From an optimization exercise on the open Yosys and OpenROAD flow, aimed at small area and a short achievable clock period; shortcuts taken in it are not production practice.
In this exercise RTL edits were held to simulation tests only and were not proved equivalent to the original.

layer_met1.png
(1 px per um) Supply wires on this layer in gray.
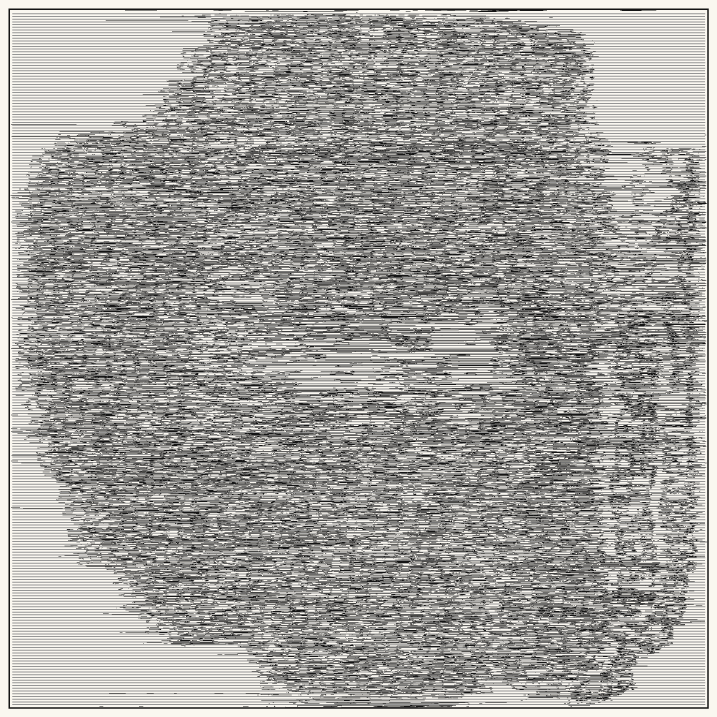
layer_met2.png
(1 px per um)
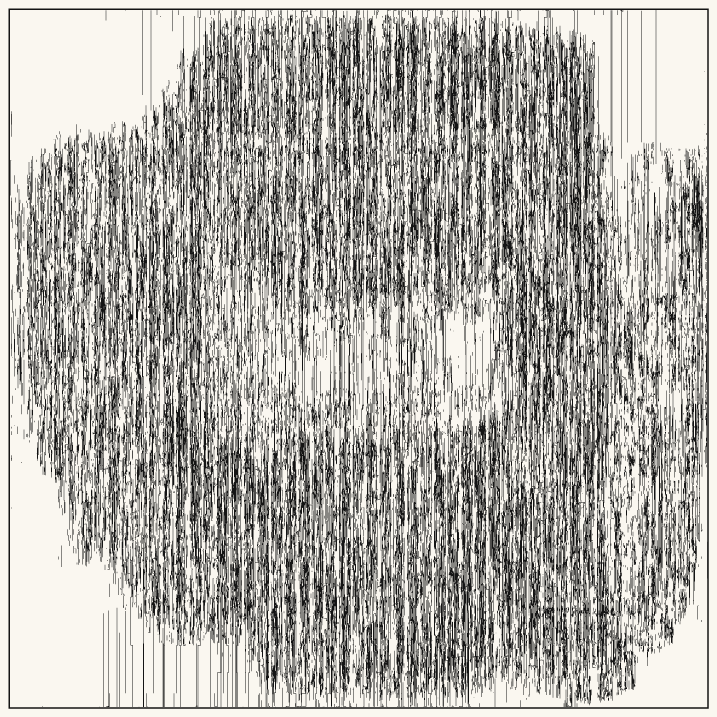
layer_met3.png
(1 px per um)
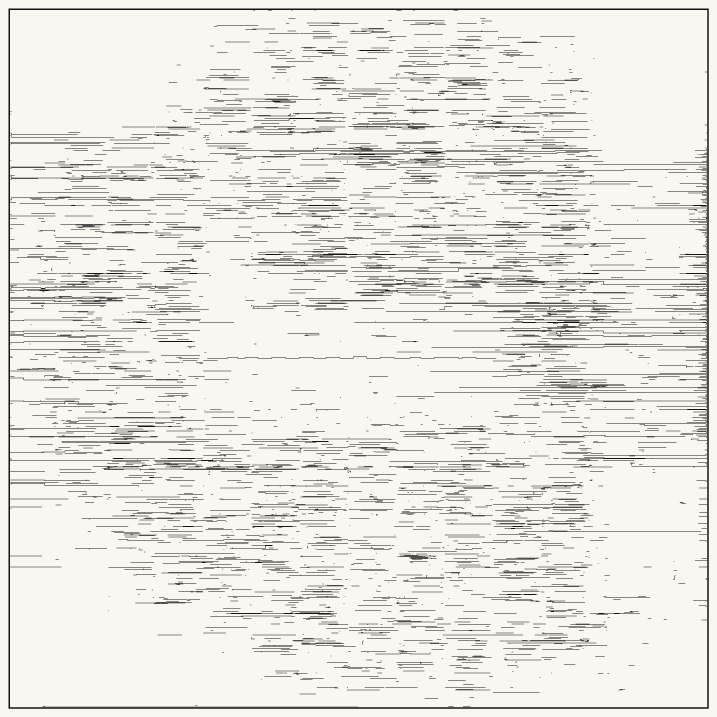
layer_met4.png
(1 px per um) Supply wires on this layer in gray.
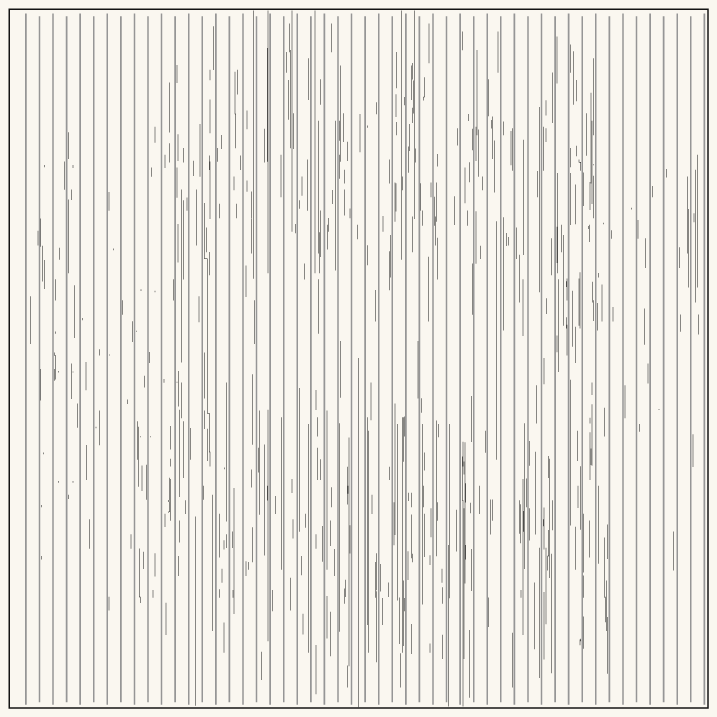
## run.sh

```bash
#!/bin/bash
# synth_recipe.tcl (not shown) runs the flow's synth.tcl, then flattens the netlist and writes it again
# the make line also repeats each setting of config.mk as NAME=value (left out here)
make -C /OpenROAD-flow-scripts/flow DESIGN_CONFIG=/design/flow/config.mk WORK_HOME=/design/flow/orfs CLKGATE_MAP_FILE= SYNTH_SCRIPT=/design/flow/synth_recipe.tcl finish
```

## constraint.sdc

```tcl
create_clock -name core_clock -period 26.0 [get_ports {clk_i}]
set_input_delay 5.2000 -clock core_clock [delete_from_list [all_inputs] [get_ports {clk_i}]]
set_output_delay 5.2000 -clock core_clock [all_outputs]
set_load 0.01 [all_outputs]
```

## config.mk

```make
export PLATFORM = sky130hd
export DESIGN_NAME = axi_bridge_ip_tx
export DESIGN_NICKNAME = axi_bridge_ip_tx
export VERILOG_FILES = /design/flow/design.v
export SDC_FILE = /design/flow/constraint.sdc
export NUM_CORES = 4
export LEC_CHECK = 0
export CAP_MARGIN = 20
export CORE_MARGIN = 2
export CORE_UTILIZATION = 45
export SLEW_MARGIN = 20
```

## design.v

```verilog
module fifo_sync #(
  parameter int WIDTH = 32,
  parameter int DEPTH = 16
)(
  input  logic                 clk_i,
  input  logic                 rst_ni,
  input  logic                 clear_i,
  input  logic                 push_i,
  input  logic [WIDTH-1:0]     wdata_i,
  input  logic                 pop_i,
  output logic [WIDTH-1:0]     rdata_o,
  output logic                 full_o,
  output logic                 empty_o,
  output logic [$clog2(DEPTH+1)-1:0] level_o
);
  localparam int ADDR_W = $clog2(DEPTH);
  logic [WIDTH-1:0] mem [DEPTH-1:0];
  logic [ADDR_W-1:0] wr_ptr, rd_ptr;
  logic [$clog2(DEPTH+1)-1:0] count;
  assign rdata_o = mem[rd_ptr];
  assign full_o  = (count == DEPTH);
  assign empty_o = (count == 0);
  assign level_o = count;
  always_ff @(posedge clk_i or negedge rst_ni) begin
    if (!rst_ni) begin
      wr_ptr <= '0;
      rd_ptr <= '0;
      count  <= '0;
    end else if (clear_i) begin
      wr_ptr <= '0;
      rd_ptr <= '0;
      count  <= '0;
    end else begin
      logic do_push;
      logic do_pop;
      do_push = push_i && !full_o;    
      do_pop  = pop_i  && !empty_o;
      unique case ({do_push, do_pop})
        2'b10: begin  
          mem[wr_ptr] <= wdata_i;
          wr_ptr      <= (wr_ptr == DEPTH-1) ? '0 : wr_ptr + 1;
          count       <= count + 1;
        end
        2'b01: begin  
          rd_ptr      <= (rd_ptr == DEPTH-1) ? '0 : rd_ptr + 1;
          count       <= count - 1;
        end
        2'b11: begin  
          mem[wr_ptr] <= wdata_i;
          wr_ptr      <= (wr_ptr == DEPTH-1) ? '0 : wr_ptr + 1;
          rd_ptr      <= (rd_ptr == DEPTH-1) ? '0 : rd_ptr + 1;
        end
        default: ;    
      endcase
    end
  end
endmodule
module axi_bridge_ip_tx_ingress #(
  parameter int DATA_W      = 256,
  parameter int TUSER_W     = 16,
  parameter int FIFO_DEPTH  = 16
)(
  input  logic                   clk_i,
  input  logic                   rst_ni,
  input  logic [DATA_W-1:0]      s_axis_tdata,
  input  logic [DATA_W/8-1:0]    s_axis_tkeep,
  input  logic [TUSER_W-1:0]     s_axis_tuser,
  input  logic                   s_axis_tvalid,
  input  logic                   s_axis_tlast,
  output logic                   s_axis_tready,
  input  logic                   bridge_enable,
  input  logic                   strict_tkeep_en,
  input  logic [7:0]             tx_fifo_afull_thr,
  input  logic                   fifo_full,
  input  logic [$clog2(FIFO_DEPTH+1)-1:0] fifo_level,
  output logic                   fifo_push,
  output logic [DATA_W + (DATA_W/8) + TUSER_W + 1 - 1:0] fifo_wdata,
  output logic [31:0]            bytes_inc,
  output logic                   bytes_inc_valid,
  output logic                   ev_err_tkeep_illegal_pulse,
  output logic                   ev_err_overflow_tx_pulse
);
  localparam int MAX_KEEP_W = 256;
  function automatic logic [31:0] popcount_keep_fixed(
    input logic [MAX_KEEP_W-1:0] keep,
    input int unsigned           nbytes
  );
    popcount_keep_fixed = 0;
    for (int i = 0; i < MAX_KEEP_W; i++) begin
      if (i < nbytes && keep[i]) popcount_keep_fixed = popcount_keep_fixed + 1;
    end
  endfunction
  function automatic logic tkeep_illegal_f_fixed(
    input logic [MAX_KEEP_W-1:0] keep,
    input int unsigned           nbytes,
    input logic                  is_last
  );
    logic seen_zero;
    tkeep_illegal_f_fixed = 1'b0;
    seen_zero = 1'b0;
    for (int i = 0; i < MAX_KEEP_W; i++) begin
      if (i < nbytes) begin
        if (!is_last) begin
          if (!keep[i]) tkeep_illegal_f_fixed = 1'b1;
        end else begin
          if (!keep[i]) begin
            seen_zero = 1'b1;
          end else if (seen_zero) begin
            tkeep_illegal_f_fixed = 1'b1;
          end
        end
      end
    end
  endfunction
  localparam int BYTES_PER_BEAT = DATA_W/8;
  localparam int ENTRY_W        = DATA_W + BYTES_PER_BEAT + TUSER_W + 1;
  localparam int KEEP_PAD_W = MAX_KEEP_W - BYTES_PER_BEAT;
  initial begin
    if (DATA_W % 8 != 0) begin
      $error("axi_bridge_ip_tx_ingress: DATA_W must be multiple of 8");
    end
    if (BYTES_PER_BEAT > MAX_KEEP_W) begin
      $error("axi_bridge_ip_tx_ingress: BYTES_PER_BEAT (%0d) exceeds pkg MAX_KEEP_W (%0d)",
             BYTES_PER_BEAT, MAX_KEEP_W);
    end
  end
  logic fifo_almost_full;
  logic s_axis_handshake;
  localparam int LVL_W = $clog2(FIFO_DEPTH+1);
  logic [LVL_W-1:0] thr_trunc;
  assign thr_trunc        = tx_fifo_afull_thr[LVL_W-1:0];
  assign fifo_almost_full = (fifo_level >= thr_trunc);
  assign s_axis_tready =
    bridge_enable &&
    !fifo_full    &&
    !fifo_almost_full;
  assign s_axis_handshake = s_axis_tvalid && s_axis_tready;
  assign fifo_push = s_axis_handshake;
  assign fifo_wdata = {
    s_axis_tlast,
    s_axis_tuser,
    s_axis_tkeep,
    s_axis_tdata
  };
  logic [MAX_KEEP_W-1:0] keep_pad;
  assign keep_pad = { {KEEP_PAD_W{1'b0}}, s_axis_tkeep };
  always_comb bytes_inc = popcount_keep_fixed(keep_pad, BYTES_PER_BEAT);
  assign bytes_inc_valid = s_axis_handshake;
  logic tkeep_illegal_w;
  always_comb tkeep_illegal_w = tkeep_illegal_f_fixed(keep_pad, BYTES_PER_BEAT, s_axis_tlast);
  always_ff @(posedge clk_i or negedge rst_ni) begin
    if (!rst_ni) begin
      ev_err_tkeep_illegal_pulse <= 1'b0;
      ev_err_overflow_tx_pulse   <= 1'b0;
    end else begin
      ev_err_tkeep_illegal_pulse <= 1'b0;
      ev_err_overflow_tx_pulse   <= 1'b0;
      if (s_axis_handshake && strict_tkeep_en &&
          tkeep_illegal_w) begin
        ev_err_tkeep_illegal_pulse <= 1'b1;
      end
      if (fifo_push && fifo_full) begin
        ev_err_overflow_tx_pulse <= 1'b1;
      end
    end
  end
endmodule
module axi_bridge_ip_tx_ser_beat_fetch #(
  parameter int DATA_W      = 256,
  parameter int IF_W        = 64,
  parameter int TUSER_W     = 16,
  parameter int FIFO_DEPTH  = 16
)(
  input  logic                   clk_i,
  input  logic                   rst_ni,
  input  logic                   enable_i,
  input  logic                   flush_i,
  input  logic                   beat_ready_i,
  input  logic                   fifo_empty_i,
  input  logic [DATA_W + (DATA_W/8) + TUSER_W + 1 - 1:0] fifo_rdata_i,
  output logic                   fifo_pop_o,
  input  logic                   beat_done_pulse_i,
  output logic                   beat_valid_o,
  output logic [DATA_W-1:0]      beat_data_o,
  output logic [DATA_W/8-1:0]    beat_keep_o,
  output logic [TUSER_W-1:0]     beat_user_o,
  output logic                   beat_last_o,
  output logic [$clog2(((DATA_W/8) + (IF_W/8) - 1) / (IF_W/8) + 1)-1:0] beat_num_segs_o,
  output logic [$clog2((DATA_W/8) + 1)-1:0]                            beat_last_seg_bytes_o
);
  localparam int MAX_KEEP_W = 256;
  function automatic logic [31:0] popcount_keep_fixed(
    input logic [MAX_KEEP_W-1:0] keep,
    input int unsigned           nbytes
  );
    popcount_keep_fixed = 0;
    for (int i = 0; i < MAX_KEEP_W; i++) begin
      if (i < nbytes && keep[i]) popcount_keep_fixed = popcount_keep_fixed + 1;
    end
  endfunction
  localparam int BYTES_PER_BEAT    = DATA_W/8;
  localparam int BYTES_PER_SEG     = IF_W/8;
  localparam int MAX_SEGS_PER_BEAT = (BYTES_PER_BEAT + BYTES_PER_SEG - 1) / BYTES_PER_SEG;
  localparam int BYTE_CNT_W = $clog2(BYTES_PER_BEAT + 1);
  localparam int SEG_CNT_W  = $clog2(MAX_SEGS_PER_BEAT + 1);
  localparam int ENTRY_W    = DATA_W + BYTES_PER_BEAT + TUSER_W + 1;
  localparam int KEEP_PAD_W = MAX_KEEP_W - BYTES_PER_BEAT;
  initial begin
    if (DATA_W % 8 != 0) begin
      $error("axi_bridge_ip_tx_ser_beat_fetch: DATA_W must be multiple of 8");
    end
    if (IF_W % 8 != 0) begin
      $error("axi_bridge_ip_tx_ser_beat_fetch: IF_W must be multiple of 8");
    end
    if (IF_W > DATA_W) begin
      $error("axi_bridge_ip_tx_ser_beat_fetch: assumes IF_W <= DATA_W");
    end
    if (BYTES_PER_BEAT > MAX_KEEP_W) begin
      $error("axi_bridge_ip_tx_ser_beat_fetch: BYTES_PER_BEAT (%0d) exceeds pkg MAX_KEEP_W (%0d)",
             BYTES_PER_BEAT, MAX_KEEP_W);
    end
  end
  typedef logic [BYTE_CNT_W-1:0] byte_cnt_t;
  typedef logic [SEG_CNT_W-1:0]  seg_cnt_t;
  logic [DATA_W-1:0]          fifo_data;
  logic [BYTES_PER_BEAT-1:0]  fifo_keep;
  logic [TUSER_W-1:0]         fifo_user;
  logic                       fifo_last;
  assign fifo_data = fifo_rdata_i[DATA_W-1:0];
  assign fifo_keep = fifo_rdata_i[DATA_W +: BYTES_PER_BEAT];
  assign fifo_user = fifo_rdata_i[DATA_W + BYTES_PER_BEAT +: TUSER_W];
  assign fifo_last = fifo_rdata_i[ENTRY_W-1];
  logic fifo_pop_q;
  assign fifo_pop_o = fifo_pop_q;
  logic beat_ready_q;           
  logic beat_ready_rise;        
  assign beat_ready_rise = beat_ready_i && !beat_ready_q;
  logic beat_release_pulse;
  assign beat_release_pulse = beat_done_pulse_i || beat_ready_rise;
  logic can_load;
  assign can_load = enable_i && !fifo_empty_i && (!beat_valid_o || beat_release_pulse);
  always_ff @(posedge clk_i or negedge rst_ni) begin
    if (!rst_ni) begin
      fifo_pop_q            <= 1'b0;
      beat_valid_o          <= 1'b0;
      beat_data_o           <= '0;
      beat_keep_o           <= '0;
      beat_user_o           <= '0;
      beat_last_o           <= 1'b0;
      beat_num_segs_o       <= '0;
      beat_last_seg_bytes_o <= '0;
      beat_ready_q          <= 1'b0;
    end else begin
      fifo_pop_q   <= 1'b0;
      beat_ready_q <= beat_ready_i;
      if (flush_i) begin
        beat_valid_o <= 1'b0;
      end else begin
        if (beat_release_pulse && !can_load) begin
          beat_valid_o <= 1'b0;
        end
        if (can_load) begin
          logic [MAX_KEEP_W-1:0] keep_pad;
          int unsigned           vb_int;
          int unsigned           nsegs_int;
          int unsigned           last_bytes_int;
          keep_pad = { {KEEP_PAD_W{1'b0}}, fifo_keep };
          vb_int = popcount_keep_fixed(keep_pad, BYTES_PER_BEAT);
          if (vb_int == 0) begin
            nsegs_int      = 0;
            last_bytes_int = 0;
          end else begin
            nsegs_int      = (vb_int + BYTES_PER_SEG - 1) / BYTES_PER_SEG;
            last_bytes_int = vb_int - (nsegs_int - 1) * BYTES_PER_SEG;
          end
          fifo_pop_q <= 1'b1;
          beat_data_o <= fifo_data;
          beat_keep_o <= fifo_keep;
          beat_user_o <= fifo_user;
          beat_last_o <= fifo_last;
          beat_num_segs_o       <= seg_cnt_t'(nsegs_int);
          beat_last_seg_bytes_o <= byte_cnt_t'(last_bytes_int);
          beat_valid_o <= (vb_int != 0);
        end
      end
    end
  end
endmodule
module axi_bridge_ip_tx_ser_segment_gen #(
  parameter int DATA_W  = 256,
  parameter int IF_W    = 64,
  parameter int TUSER_W = 16
)(
  input  logic                   clk_i,
  input  logic                   rst_ni,
  input  logic                   enable_i,
  input  logic                   flush_i,
  input  logic                   beat_valid_i,
  input  logic [DATA_W-1:0]      beat_data_i,
  input  logic [DATA_W/8-1:0]    beat_keep_i,               
  input  logic [TUSER_W-1:0]     beat_user_i,
  input  logic                   beat_last_i,
  input  logic [$clog2(((DATA_W/8)+(IF_W/8)-1)/(IF_W/8) + 1)-1:0] beat_num_segs_i,
  input  logic [$clog2((DATA_W/8)+1)-1:0]                        beat_last_seg_bytes_i,
  input  logic                   cl_tx_ready_i,
  output logic [IF_W-1:0]        cl_tx_data_o,
  output logic [IF_W/8-1:0]      cl_tx_keep_o,
  output logic [TUSER_W-1:0]     cl_tx_user_o,
  output logic                   cl_tx_valid_o,
  output logic                   cl_tx_sop_o,
  output logic                   cl_tx_eop_o,
  output logic                   beat_done_pulse_o,
  output logic                   frame_done_pulse_o,
  output logic                   stall_cycle_en_o,
  output logic                   beat_ready_o,
  output logic                   in_packet_o
);
  localparam int BYTES_PER_SEG     = IF_W/8;
  localparam int BYTES_PER_BEAT    = DATA_W/8;
  localparam int MAX_SEGS_PER_BEAT = (BYTES_PER_BEAT + BYTES_PER_SEG - 1) / BYTES_PER_SEG;
  localparam int SEG_CNT_W         = $clog2(MAX_SEGS_PER_BEAT + 1);
  typedef logic [SEG_CNT_W-1:0] seg_cnt_t;
  logic [DATA_W-1:0]   data_shreg_q;         
  seg_cnt_t            seg_idx_q;            
  seg_cnt_t            num_segs_q;           
  logic                beat_last_q;          
  logic [TUSER_W-1:0]  beat_user_q;          
  logic [$bits(beat_last_seg_bytes_i)-1:0] last_seg_bytes_q;  
  logic                active_q;             
  logic                in_packet_q;          
  logic [TUSER_W-1:0]  frame_user_q;         
  logic [IF_W-1:0]         data_q;
  logic [BYTES_PER_SEG-1:0] keep_q;
  logic [TUSER_W-1:0]      user_q;
  logic                    valid_q, sop_q, eop_q;
  function automatic seg_cnt_t last_seg_idx(input seg_cnt_t nsegs);
    if (nsegs == '0) last_seg_idx = '0;
    else            last_seg_idx = nsegs - 1;
  endfunction
  function automatic logic [BYTES_PER_SEG-1:0] make_keep_mask(input int unsigned nbytes);
    make_keep_mask = '0;
    for (int b = 0; b < BYTES_PER_SEG; b++) begin
      if (b < nbytes) make_keep_mask[b] = 1'b1;
    end
  endfunction
  logic     fire_w;
  seg_cnt_t last_idx_w;
  assign fire_w     = enable_i && valid_q && cl_tx_ready_i;
  assign last_idx_w = last_seg_idx(num_segs_q);
  assign beat_done_pulse_o  = fire_w && (seg_idx_q == last_idx_w);
  assign frame_done_pulse_o = fire_w && eop_q;
  assign stall_cycle_en_o = enable_i && valid_q && !cl_tx_ready_i;
  assign beat_ready_o = enable_i && !flush_i && !active_q;
  assign cl_tx_data_o  = data_q;
  assign cl_tx_keep_o  = keep_q;
  assign cl_tx_user_o  = user_q;
  assign cl_tx_valid_o = valid_q;
  assign cl_tx_sop_o   = sop_q;
  assign cl_tx_eop_o   = eop_q;
  assign in_packet_o   = in_packet_q;
	function automatic logic [IF_W-1:0] lsb_after_shift(input logic [DATA_W-1:0] x);
	  lsb_after_shift = x[2*IF_W-1:IF_W];
	endfunction
  always_ff @(posedge clk_i or negedge rst_ni) begin
    if (!rst_ni) begin
      data_shreg_q      <= '0;
      seg_idx_q         <= '0;
      num_segs_q        <= '0;
      beat_last_q       <= 1'b0;
      beat_user_q       <= '0;
      last_seg_bytes_q  <= '0;
      active_q          <= 1'b0;
      in_packet_q       <= 1'b0;
      frame_user_q      <= '0;
      data_q            <= '0;
      keep_q            <= '0;
      user_q            <= '0;
      valid_q           <= 1'b0;
      sop_q             <= 1'b0;
      eop_q             <= 1'b0;
    end else begin
      if (flush_i) begin
        active_q     <= 1'b0;
        valid_q      <= 1'b0;
        seg_idx_q    <= '0;
        sop_q        <= 1'b0;
        eop_q        <= 1'b0;
        in_packet_q  <= 1'b0;
      end else if (!enable_i) begin
        valid_q <= 1'b0;
        sop_q   <= 1'b0;
        eop_q   <= 1'b0;
      end else begin
        if (fire_w) begin
          if (sop_q) in_packet_q <= 1'b1;
          if (eop_q) in_packet_q <= 1'b0;  
          if (seg_idx_q == last_idx_w) begin
            active_q  <= 1'b0;
            valid_q   <= 1'b0;
            seg_idx_q <= '0;
            sop_q     <= 1'b0;
            eop_q     <= 1'b0;
          end else begin
            data_shreg_q <= (data_shreg_q >> IF_W);
            seg_idx_q    <= seg_idx_q + 1;
            data_q       <= lsb_after_shift(data_shreg_q);
            if ((seg_idx_q + 1) < last_idx_w) begin
              keep_q <= {BYTES_PER_SEG{1'b1}};
            end else begin
              if (last_seg_bytes_q == 0 || last_seg_bytes_q == BYTES_PER_SEG) begin
                keep_q <= {BYTES_PER_SEG{1'b1}};
              end else begin
                keep_q <= make_keep_mask(int'(last_seg_bytes_q));
              end
            end
            sop_q  <= 1'b0;
            eop_q  <= beat_last_q && ((seg_idx_q + 1) == last_idx_w);
            user_q  <= frame_user_q;
            valid_q <= 1'b1;
          end
        end
        else begin
          if (valid_q) begin
          end else begin
            if (active_q) begin
              data_q <= data_shreg_q[IF_W-1:0];
              if (seg_idx_q < last_idx_w) begin
                keep_q <= {BYTES_PER_SEG{1'b1}};
              end else begin
                if (last_seg_bytes_q == 0 || last_seg_bytes_q == BYTES_PER_SEG) begin
                  keep_q <= {BYTES_PER_SEG{1'b1}};
                end else begin
                  keep_q <= make_keep_mask(int'(last_seg_bytes_q));
                end
              end
              sop_q   <= (!in_packet_q && (seg_idx_q == '0));
              eop_q   <= beat_last_q && (seg_idx_q == last_idx_w);
              user_q  <= frame_user_q;
              valid_q <= 1'b1;
            end else if (beat_valid_i && (beat_num_segs_i != '0)) begin
              active_q         <= 1'b1;
              seg_idx_q        <= '0;
              data_shreg_q     <= beat_data_i;
              num_segs_q       <= seg_cnt_t'(beat_num_segs_i);
              beat_last_q      <= beat_last_i;
              beat_user_q      <= beat_user_i;
              last_seg_bytes_q <= beat_last_seg_bytes_i;
              if (!in_packet_q) begin
                frame_user_q <= beat_user_i;
                user_q       <= beat_user_i;
              end else begin
                user_q       <= frame_user_q;
              end
              data_q  <= beat_data_i[IF_W-1:0];
              if (seg_cnt_t'(beat_num_segs_i) == '0) begin
                keep_q <= '0;
              end else if (last_seg_idx(seg_cnt_t'(beat_num_segs_i)) != '0) begin
                keep_q <= {BYTES_PER_SEG{1'b1}};
              end else begin
                if (beat_last_seg_bytes_i == 0 || beat_last_seg_bytes_i == BYTES_PER_SEG) begin
                  keep_q <= {BYTES_PER_SEG{1'b1}};
                end else begin
                  keep_q <= make_keep_mask(int'(beat_last_seg_bytes_i));
                end
              end
              sop_q   <= (!in_packet_q);  
              eop_q   <= beat_last_i && (last_seg_idx(seg_cnt_t'(beat_num_segs_i)) == '0);
              valid_q <= 1'b1;
            end else begin
              valid_q <= 1'b0;
              sop_q   <= 1'b0;
              eop_q   <= 1'b0;
            end
          end
        end
      end
    end
  end
endmodule
module axi_bridge_ip_tx_serializer #(
  parameter int DATA_W      = 256,
  parameter int IF_W        = 64,
  parameter int TUSER_W     = 16,
  parameter int FIFO_DEPTH  = 16
)(
  input  logic                   clk_i,
  input  logic                   rst_ni,
  input  logic                   bridge_enable,
  input  logic                   drop_on_midreset,
  input  logic                   fifo_empty_i,
  input  logic [DATA_W + (DATA_W/8) + TUSER_W + 1 - 1:0] fifo_rdata_i,
  output logic                   fifo_pop_o,
  output logic                   fifo_clear_o,
  input  logic                   cl_tx_ready_i,
  output logic [IF_W-1:0]        cl_tx_data_o,
  output logic [IF_W/8-1:0]      cl_tx_keep_o,
  output logic [TUSER_W-1:0]     cl_tx_user_o,
  output logic                   cl_tx_valid_o,
  output logic                   cl_tx_sop_o,
  output logic                   cl_tx_eop_o,
  output logic                   frame_done_pulse_o,
  output logic                   stall_cycle_en_o,
  output logic                   ev_err_midreset_drop_pulse_o
);
  logic flush_pulse;
  logic beat_done_pulse;
  logic beat_ready;  
  logic beat_valid;
  logic [DATA_W-1:0]   beat_data;
  logic [DATA_W/8-1:0] beat_keep;
  logic [TUSER_W-1:0]  beat_user;
  logic               beat_last;
  logic [$clog2(((DATA_W/8)+(IF_W/8)-1)/(IF_W/8) + 1)-1:0] beat_num_segs;
  logic [$clog2((DATA_W/8)+1)-1:0]                        beat_last_seg_bytes;
  logic in_packet;
  logic bridge_enable_q;
  logic pending_activity;
  assign pending_activity = in_packet || beat_valid || cl_tx_valid_o || !fifo_empty_i;
  always_ff @(posedge clk_i or negedge rst_ni) begin
    if (!rst_ni) begin
      bridge_enable_q              <= 1'b0;
      flush_pulse                  <= 1'b0;
      fifo_clear_o                 <= 1'b0;
      ev_err_midreset_drop_pulse_o <= 1'b0;
    end else begin
      bridge_enable_q              <= bridge_enable;
      flush_pulse                  <= 1'b0;
      fifo_clear_o                 <= 1'b0;
      ev_err_midreset_drop_pulse_o <= 1'b0;
      if (drop_on_midreset &&
          bridge_enable_q && !bridge_enable &&
          pending_activity) begin
        flush_pulse                  <= 1'b1;
        fifo_clear_o                 <= 1'b1;
        ev_err_midreset_drop_pulse_o <= 1'b1;
      end
    end
  end
  axi_bridge_ip_tx_ser_beat_fetch #(
    .DATA_W     (DATA_W),
    .IF_W       (IF_W),
    .TUSER_W    (TUSER_W),
    .FIFO_DEPTH (FIFO_DEPTH)
  ) u_beat_fetch (
    .clk_i               (clk_i),
    .rst_ni              (rst_ni),
    .enable_i            (bridge_enable),
    .flush_i             (flush_pulse),
    .beat_ready_i        (beat_done_pulse),
    .fifo_empty_i        (fifo_empty_i),
    .fifo_rdata_i        (fifo_rdata_i),
    .fifo_pop_o          (fifo_pop_o),
    .beat_done_pulse_i   (beat_done_pulse),
    .beat_valid_o        (beat_valid),
    .beat_data_o         (beat_data),
    .beat_keep_o         (beat_keep),
    .beat_user_o         (beat_user),
    .beat_last_o         (beat_last),
    .beat_num_segs_o       (beat_num_segs),
    .beat_last_seg_bytes_o (beat_last_seg_bytes)
  );
  axi_bridge_ip_tx_ser_segment_gen #(
    .DATA_W  (DATA_W),
    .IF_W    (IF_W),
    .TUSER_W (TUSER_W)
  ) u_segment_gen (
    .clk_i                 (clk_i),
    .rst_ni                (rst_ni),
    .enable_i              (bridge_enable),
    .flush_i               (flush_pulse),
    .beat_valid_i          (beat_valid),
    .beat_data_i           (beat_data),
    .beat_keep_i           (beat_keep),
    .beat_user_i           (beat_user),
    .beat_last_i           (beat_last),
    .beat_num_segs_i       (beat_num_segs),
    .beat_last_seg_bytes_i (beat_last_seg_bytes),
    .cl_tx_ready_i         (cl_tx_ready_i),
    .cl_tx_data_o          (cl_tx_data_o),
    .cl_tx_keep_o          (cl_tx_keep_o),
    .cl_tx_user_o          (cl_tx_user_o),
    .cl_tx_valid_o         (cl_tx_valid_o),
    .cl_tx_sop_o           (cl_tx_sop_o),
    .cl_tx_eop_o           (cl_tx_eop_o),
    .beat_done_pulse_o     (beat_done_pulse),
    .frame_done_pulse_o    (frame_done_pulse_o),
    .stall_cycle_en_o      (stall_cycle_en_o),
    .beat_ready_o          (beat_ready),    
    .in_packet_o           (in_packet)
  );
endmodule
module axi_bridge_ip_tx_stats #(
  parameter int FIFO_DEPTH = 16
)(
  input  logic                   clk_i,
  input  logic                   rst_ni,
  input  logic [31:0]            bytes_inc_i,
  input  logic                   bytes_inc_valid_i,
  input  logic                   frame_done_pulse_i,
  input  logic                   stall_cycle_en_i,
  input  logic [$clog2(FIFO_DEPTH+1)-1:0] fifo_level_i,
  output logic [31:0]            stat_tx_frames,
  output logic [31:0]            stat_tx_bytes,
  output logic [15:0]            stat_tx_fifo_level,
  output logic [31:0]            stat_tx_stall_cycles
);
  always_ff @(posedge clk_i or negedge rst_ni) begin
    if (!rst_ni) begin
      stat_tx_frames       <= '0;
      stat_tx_bytes        <= '0;
      stat_tx_fifo_level   <= '0;
      stat_tx_stall_cycles <= '0;
    end else begin
      stat_tx_fifo_level <= {{(16-$bits(fifo_level_i)){1'b0}}, fifo_level_i};
      if (bytes_inc_valid_i) begin
        stat_tx_bytes <= stat_tx_bytes + bytes_inc_i;
      end
      if (frame_done_pulse_i) begin
        stat_tx_frames <= stat_tx_frames + 1;
      end
      if (stall_cycle_en_i) begin
        stat_tx_stall_cycles <= stat_tx_stall_cycles + 1;
      end
    end
  end
endmodule
module axi_bridge_ip_tx #(
  parameter int DATA_W       = 256,
  parameter int IF_W         = 64,
  parameter int TUSER_W      = 16,
  parameter int FIFO_DEPTH   = 16
)(
  input  logic                   clk_i,
  input  logic                   rst_ni,
  input  logic [DATA_W-1:0]      s_axis_tdata,
  input  logic [DATA_W/8-1:0]    s_axis_tkeep,
  input  logic [TUSER_W-1:0]     s_axis_tuser,
  input  logic                   s_axis_tvalid,
  input  logic                   s_axis_tlast,
  output logic                   s_axis_tready,
  output logic [IF_W-1:0]        cl_tx_data,
  output logic [IF_W/8-1:0]      cl_tx_keep,
  output logic [TUSER_W-1:0]     cl_tx_user,
  output logic                   cl_tx_valid,
  output logic                   cl_tx_sop,
  output logic                   cl_tx_eop,
  input  logic                   cl_tx_ready,
  input  logic                   bridge_enable,
  input  logic                   strict_tkeep_en,
  input  logic [7:0]             tx_fifo_afull_thr,
  input  logic                   drop_on_midreset,
  output logic [31:0]            stat_tx_frames,
  output logic [31:0]            stat_tx_bytes,
  output logic [15:0]            stat_tx_fifo_level,
  output logic [31:0]            stat_tx_stall_cycles,
  output logic                   ev_err_tkeep_illegal,
  output logic                   ev_err_midreset_drop,
  output logic                   ev_err_overflow_tx
);
  localparam int BYTES_PER_BEAT = DATA_W/8;
  localparam int ENTRY_W        = DATA_W + BYTES_PER_BEAT + TUSER_W + 1;
  initial begin
    if (DATA_W % 8 != 0 || IF_W % 8 != 0) begin
      $error("DATA_W and IF_W must be multiples of 8");
    end
    if (IF_W > DATA_W) begin
      $error("axi_bridge_ip_tx assumes IF_W <= DATA_W");
    end
  end
  logic                 fifo_push, fifo_pop;
  logic [ENTRY_W-1:0]   fifo_wdata, fifo_rdata;
  logic                 fifo_full, fifo_empty;
  logic [$clog2(FIFO_DEPTH+1)-1:0] fifo_level;
  logic                 fifo_clear;
  logic [31:0] bytes_inc;
  logic        bytes_inc_valid;
  logic frame_done_pulse;
  logic stall_cycle_en;
  axi_bridge_ip_tx_ingress #(
    .DATA_W     (DATA_W),
    .TUSER_W    (TUSER_W),
    .FIFO_DEPTH (FIFO_DEPTH)
  ) u_ingress (
    .clk_i                  (clk_i),
    .rst_ni                 (rst_ni),
    .s_axis_tdata           (s_axis_tdata),
    .s_axis_tkeep           (s_axis_tkeep),
    .s_axis_tuser           (s_axis_tuser),
    .s_axis_tvalid          (s_axis_tvalid),
    .s_axis_tlast           (s_axis_tlast),
    .s_axis_tready          (s_axis_tready),
    .bridge_enable          (bridge_enable),
    .strict_tkeep_en        (strict_tkeep_en),
    .tx_fifo_afull_thr      (tx_fifo_afull_thr),
    .fifo_full              (fifo_full),
    .fifo_level             (fifo_level),
    .fifo_push              (fifo_push),
    .fifo_wdata             (fifo_wdata),
    .bytes_inc              (bytes_inc),
    .bytes_inc_valid        (bytes_inc_valid),
    .ev_err_tkeep_illegal_pulse (ev_err_tkeep_illegal),
    .ev_err_overflow_tx_pulse   (ev_err_overflow_tx)
  );
  fifo_sync #(
    .WIDTH (ENTRY_W),
    .DEPTH (FIFO_DEPTH)
  ) u_ingress_fifo (
    .clk_i    (clk_i),
    .rst_ni   (rst_ni),
    .clear_i  (fifo_clear),
    .push_i   (fifo_push),
    .wdata_i  (fifo_wdata),
    .pop_i    (fifo_pop),
    .rdata_o  (fifo_rdata),
    .full_o   (fifo_full),
    .empty_o  (fifo_empty),
    .level_o  (fifo_level)
  );
  axi_bridge_ip_tx_serializer #(
    .DATA_W     (DATA_W),
    .IF_W       (IF_W),
    .TUSER_W    (TUSER_W),
    .FIFO_DEPTH (FIFO_DEPTH)
  ) u_serializer (
    .clk_i                     (clk_i),
    .rst_ni                    (rst_ni),
    .bridge_enable             (bridge_enable),
    .drop_on_midreset          (drop_on_midreset),
    .fifo_empty_i              (fifo_empty),
    .fifo_rdata_i              (fifo_rdata),
    .fifo_pop_o                (fifo_pop),
    .fifo_clear_o              (fifo_clear),
    .cl_tx_ready_i             (cl_tx_ready),
    .cl_tx_data_o              (cl_tx_data),
    .cl_tx_keep_o              (cl_tx_keep),
    .cl_tx_user_o              (cl_tx_user),
    .cl_tx_valid_o             (cl_tx_valid),
    .cl_tx_sop_o               (cl_tx_sop),
    .cl_tx_eop_o               (cl_tx_eop),
    .frame_done_pulse_o        (frame_done_pulse),
    .stall_cycle_en_o          (stall_cycle_en),
    .ev_err_midreset_drop_pulse_o (ev_err_midreset_drop)
  );
  axi_bridge_ip_tx_stats #(
    .FIFO_DEPTH (FIFO_DEPTH)
  ) u_stats (
    .clk_i                (clk_i),
    .rst_ni               (rst_ni),
    .bytes_inc_i          (bytes_inc),
    .bytes_inc_valid_i    (bytes_inc_valid),
    .frame_done_pulse_i   (frame_done_pulse),
    .stall_cycle_en_i     (stall_cycle_en),
    .fifo_level_i         (fifo_level),
    .stat_tx_frames       (stat_tx_frames),
    .stat_tx_bytes        (stat_tx_bytes),
    .stat_tx_fifo_level   (stat_tx_fifo_level),
    .stat_tx_stall_cycles (stat_tx_stall_cycles)
  );
endmodule
```

==> flow_summary.toml <==
[logic_synthesis]
synth_area_leaders = "edfxtp_1 68%, dfrtp_1 9.0%, a22oi_1 5.5%, nand2_1 2.0%, clkbuf_1 1.3%"
synth_ff_type = "edfxtp_1"
synth.most_common_cell = "edfxtp_1"
synth-warning-count = 8
synth-seq-area-share = 0.768
synth.top_cell.area_share = 0.677
synth_edf_count = 4880
synth-seq-cells = 5660
synth_commonest_cells = "4880 x edfxtp_1, 1574 x a22oi_1, 1171 x nand2_1, 780 x dfrtp_1, 722 x clkbuf_1"
synth_top_area_cell = "edfxtp_1"
ys_async_sr_fraction = 0.138
syn_avg_cell_area_um2 = 15.7
yosysUniqueCellTypes = 120

[clocking]
cts_tree = "done"
cts.sinks = 5660
cts_buffers = 587
root_buffer = "clkbuf_16"
clk_latency_ns = 1.08
hold_buffers = 0
htreeDepth = 6
max-clock-path-buffers = 4

[route]
ant_nets = 0
viasPerCell = 6.18
drtIter0Drc = 17800
firstDrtPassIters = 9
drc = 0
wl_per_cell_um = 32.2

[floorplan]
ios = 527
initial_core_util = 0.452
core_um2 = 479000
die-area_um2 = 486000
die_h_um = 697
die_w_um = 697
rows = 254

[grt]
antenna_found_initial = 155
grt-ovfl-total = 0
grt_max_degree = 185
grt_pass1_wl_mm = 969

[run_status]
status = "complete, no violations"

[timing]
fmax_mhz = 40.6
slew_viol_final = 0
timing.hold.ws_ns = 0.467
slew_headroom = 0.215
hold_viol_final = 0
tightestPinTransition_ns = 1.16
fin_crit_ns = 24.61
finalCritPeriodShare = 0.947
fin_skew_ns = 0.0659

[critical_path]
worstSetupPathType = "in2reg"
cpMostUsedCell = "ha_1"
end_kind = "register"
crit_slowest_cell = "clkdlybuf4s50_1"
cp-start-kind = "input pin"
cp.required_ns = 26.90
cp.arrival_ns = 25.52

[cells_and_area]
fin_cells = 21400
final_nets = 14900
synthToLayoutAreaGrowth_pct = 15.2
layout-drive-gt1-share = 0.0984

[placement]
place_congestion = 0.825
place_hpwl_mm = 378
port_buffers = 512

[hold_path]
hold_class = "reg2reg"

[run]
drv_cap = 0
-- layer_met1.png (at the start) --
nets with wire on the layer: 14200
wire length on this layer: 284 mm
main direction: horizontal
longest straight run: 214 um
share of all routed wire: 41%
routed via count: 132000
GR Util met1: 0.390
final WL: 689 mm

-- layer_met2.png (at the start) --
longest straight run: 240 um
share of all routed wire: 47%
main direction: vertical
wire length on this layer: 323 mm
nets with wire on the layer: 11938

-- layer_met3.png (at the start) --
wire length on this layer: 62.5 mm
main direction: horizontal
share of all routed wire: 9.1%

-- layer_met4.png (at the start) --
nets with wire on the layer: 301
share of all routed wire: 2.9%
longest straight run: 349 um

state kept, by name, summed over array words and instances (netlist names), 32 cells and up:
register,flops
u_ingress_fifo.mem,4880
u_serializer.u_beat_fetch.beat_data_o,256
u_serializer.u_segment_gen.data_q,64
u_serializer.u_segment_gen.data_shreg_q,256
u_stats.stat_tx_bytes,32
u_stats.stat_tx_frames,32
u_stats.stat_tx_stall_cycles,32
repair_timing:
| action | 4_1_cts | 5_1_grt |
|---|---|---|
| buffers inserted | 5 | 10 |
| setup endpoints to repair | 6 | 14 |
| endpoints found under the hold margin | 0 | 0 |
| resized for setup | 19 | 45 |
| gates cloned | 0 | 0 |
| pin swaps | 5 | 46 |
worst paths after layout:
kind | start | end | slack (ns) | cells past startpoint
setup / recovery | s_axis_tkeep[2] | u_stats.stat_tx_bytes[30]$_DFFE_PN0P_ | 1.39 | 117
min in group asynchronous | rst_ni | u_serializer.u_segment_gen.user_q[1]$_DFFE_PN0P_ | 4.07 | 1
max in group asynchronous | rst_ni | u_serializer.u_segment_gen.data_shreg_q[156]$_DFFE_PN0P_ | 17.39 | 7
setup reg to reg | u_ingress_fifo.rd_ptr[0]$_DFFE_PN0P_ | register | 2.52 | 108
hold reg to reg | u_serializer.u_segment_gen.data_shreg_q[230]$_DFFE_PN0P_ | u_serializer.u_segment_gen.data_shreg_q[230]$_DFFE_PN0P_ | 0.47 | 2
hold / removal | u_serializer.u_segment_gen.data_shreg_q[230]$_DFFE_PN0P_ | u_serializer.u_segment_gen.data_shreg_q[230]$_DFFE_PN0P_ | 0.47 | 2
per-stage QoR:
stage	area [um^2]	setup TNS, ns	utilization	setup slack, ns
floorplan	216000	0	-	0.115
global placement	230000	-10.91	0.480	-1.54
detailed placement	230000	-11.57	0.480	-1.65
CTS	249000	0	0.520	0.00406
global route	249000	-0.100	0.521	-0.100
finish	249000	0	0.521	1.39
critical path: cells and delay by family:
kind,cells,cell delay [ns]
adder cells (fa/ha/maj),29,8.28
AND/OR/NAND/NOR,22,2.00
multiplexers,12,2.84
XOR/XNOR,1,0.15
buffers and inverters,10,1.41
AO/OA/AOI/OAI,43,5.61
layout make-up:
cell class,instances,area [um^2]
antenna,48,120
clock buffer,758,15800
clock inverter,301,3030
fill,39300,229000
inverter,128,480
multi-input combinational,7164,47100
sequential,5660,166000
tap,6400,8010
timing repair buffer,933,8700
metal layers:
layer | wire length, um | track usage | part of all wire | vias to the layer above
met3 | 62500 | 0.0486 | 0.091 | 1061
met1 | 284000 | 0.390 | 0.41 | 68300
met5 | 414 | 0 | 0.00060 | -
met2 | 323000 | 0.440 | 0.47 | 6515
met4 | 20200 | 0.0774 | 0.029 | 60
li1 | - | - | - | 56300
cell usage in the layout (no fill, tap or decap), types with 300 or more instances in the layout:
cell / netlist / layout
a22oi_1: 1574 / 1574
edfxtp_1: 4880 / 4880
nand3_1: 385 / 383
clkdlybuf4s50_1: 0 / 505
buf_4: 28 / 387
clkbuf_16: 0 / 593
o21ai_0: 460 / 454
nand4_1: 376 / 376
dfrtp_1: 780 / 777
o22ai_1: 300 / 300
a21oi_1: 401 / 375
nor2_1: 400 / 381
nand2_1: 1171 / 1164
logic make-up after synthesis:
| group | Yosys count | synth area share |
|---|---|---|
| AO/OA/AOI/OAI | 3803 | 0.123 |
| flip-flops | 5660 | 0.768 |
| XOR/XNOR | 374 | 0.0182 |
| adder cells (fa/ha/maj) | 128 | 0.00748 |
| other | 1 | 0.0000173 |
| buffers and inverters | 991 | 0.0180 |
| AND/OR/NAND/NOR | 2647 | 0.0566 |
| multiplexers | 178 | 0.00863 |

[separate check: timing with driven ports]
The results above use ideal ports. As a check the final layout listed here was re-extracted and re-timed, cells and wires unchanged.
Step 1 (the two cells are an assumption about what drives the block):
set clk [get_ports {clk_i}]
set_driving_cell -lib_cell sky130_fd_sc_hd__clkbuf_16 $clk
set_driving_cell -lib_cell sky130_fd_sc_hd__buf_2 [delete_from_list [all_inputs] $clk]
Step 2 times the ports against the registers' clock, not the clock port: input delays grow and output delays shrink by t, the midpoint of the rising clock arrivals with the driver on.
Three values: no drivers, after step 1, after step 2; two values: the first two.
t (ns): 1.170
slack for setup (ns): 1.387 / 1.482 / 0.312
worst hold slack (ns): 0.467 / 0.467 / 0.467
slew at the worst register clock pin (ns): 0.07 / 0.07
After both steps setup and hold are still met in this run. The setup slack of this run moves by +0.095 ns with the drivers and by -1.075 ns with both steps.
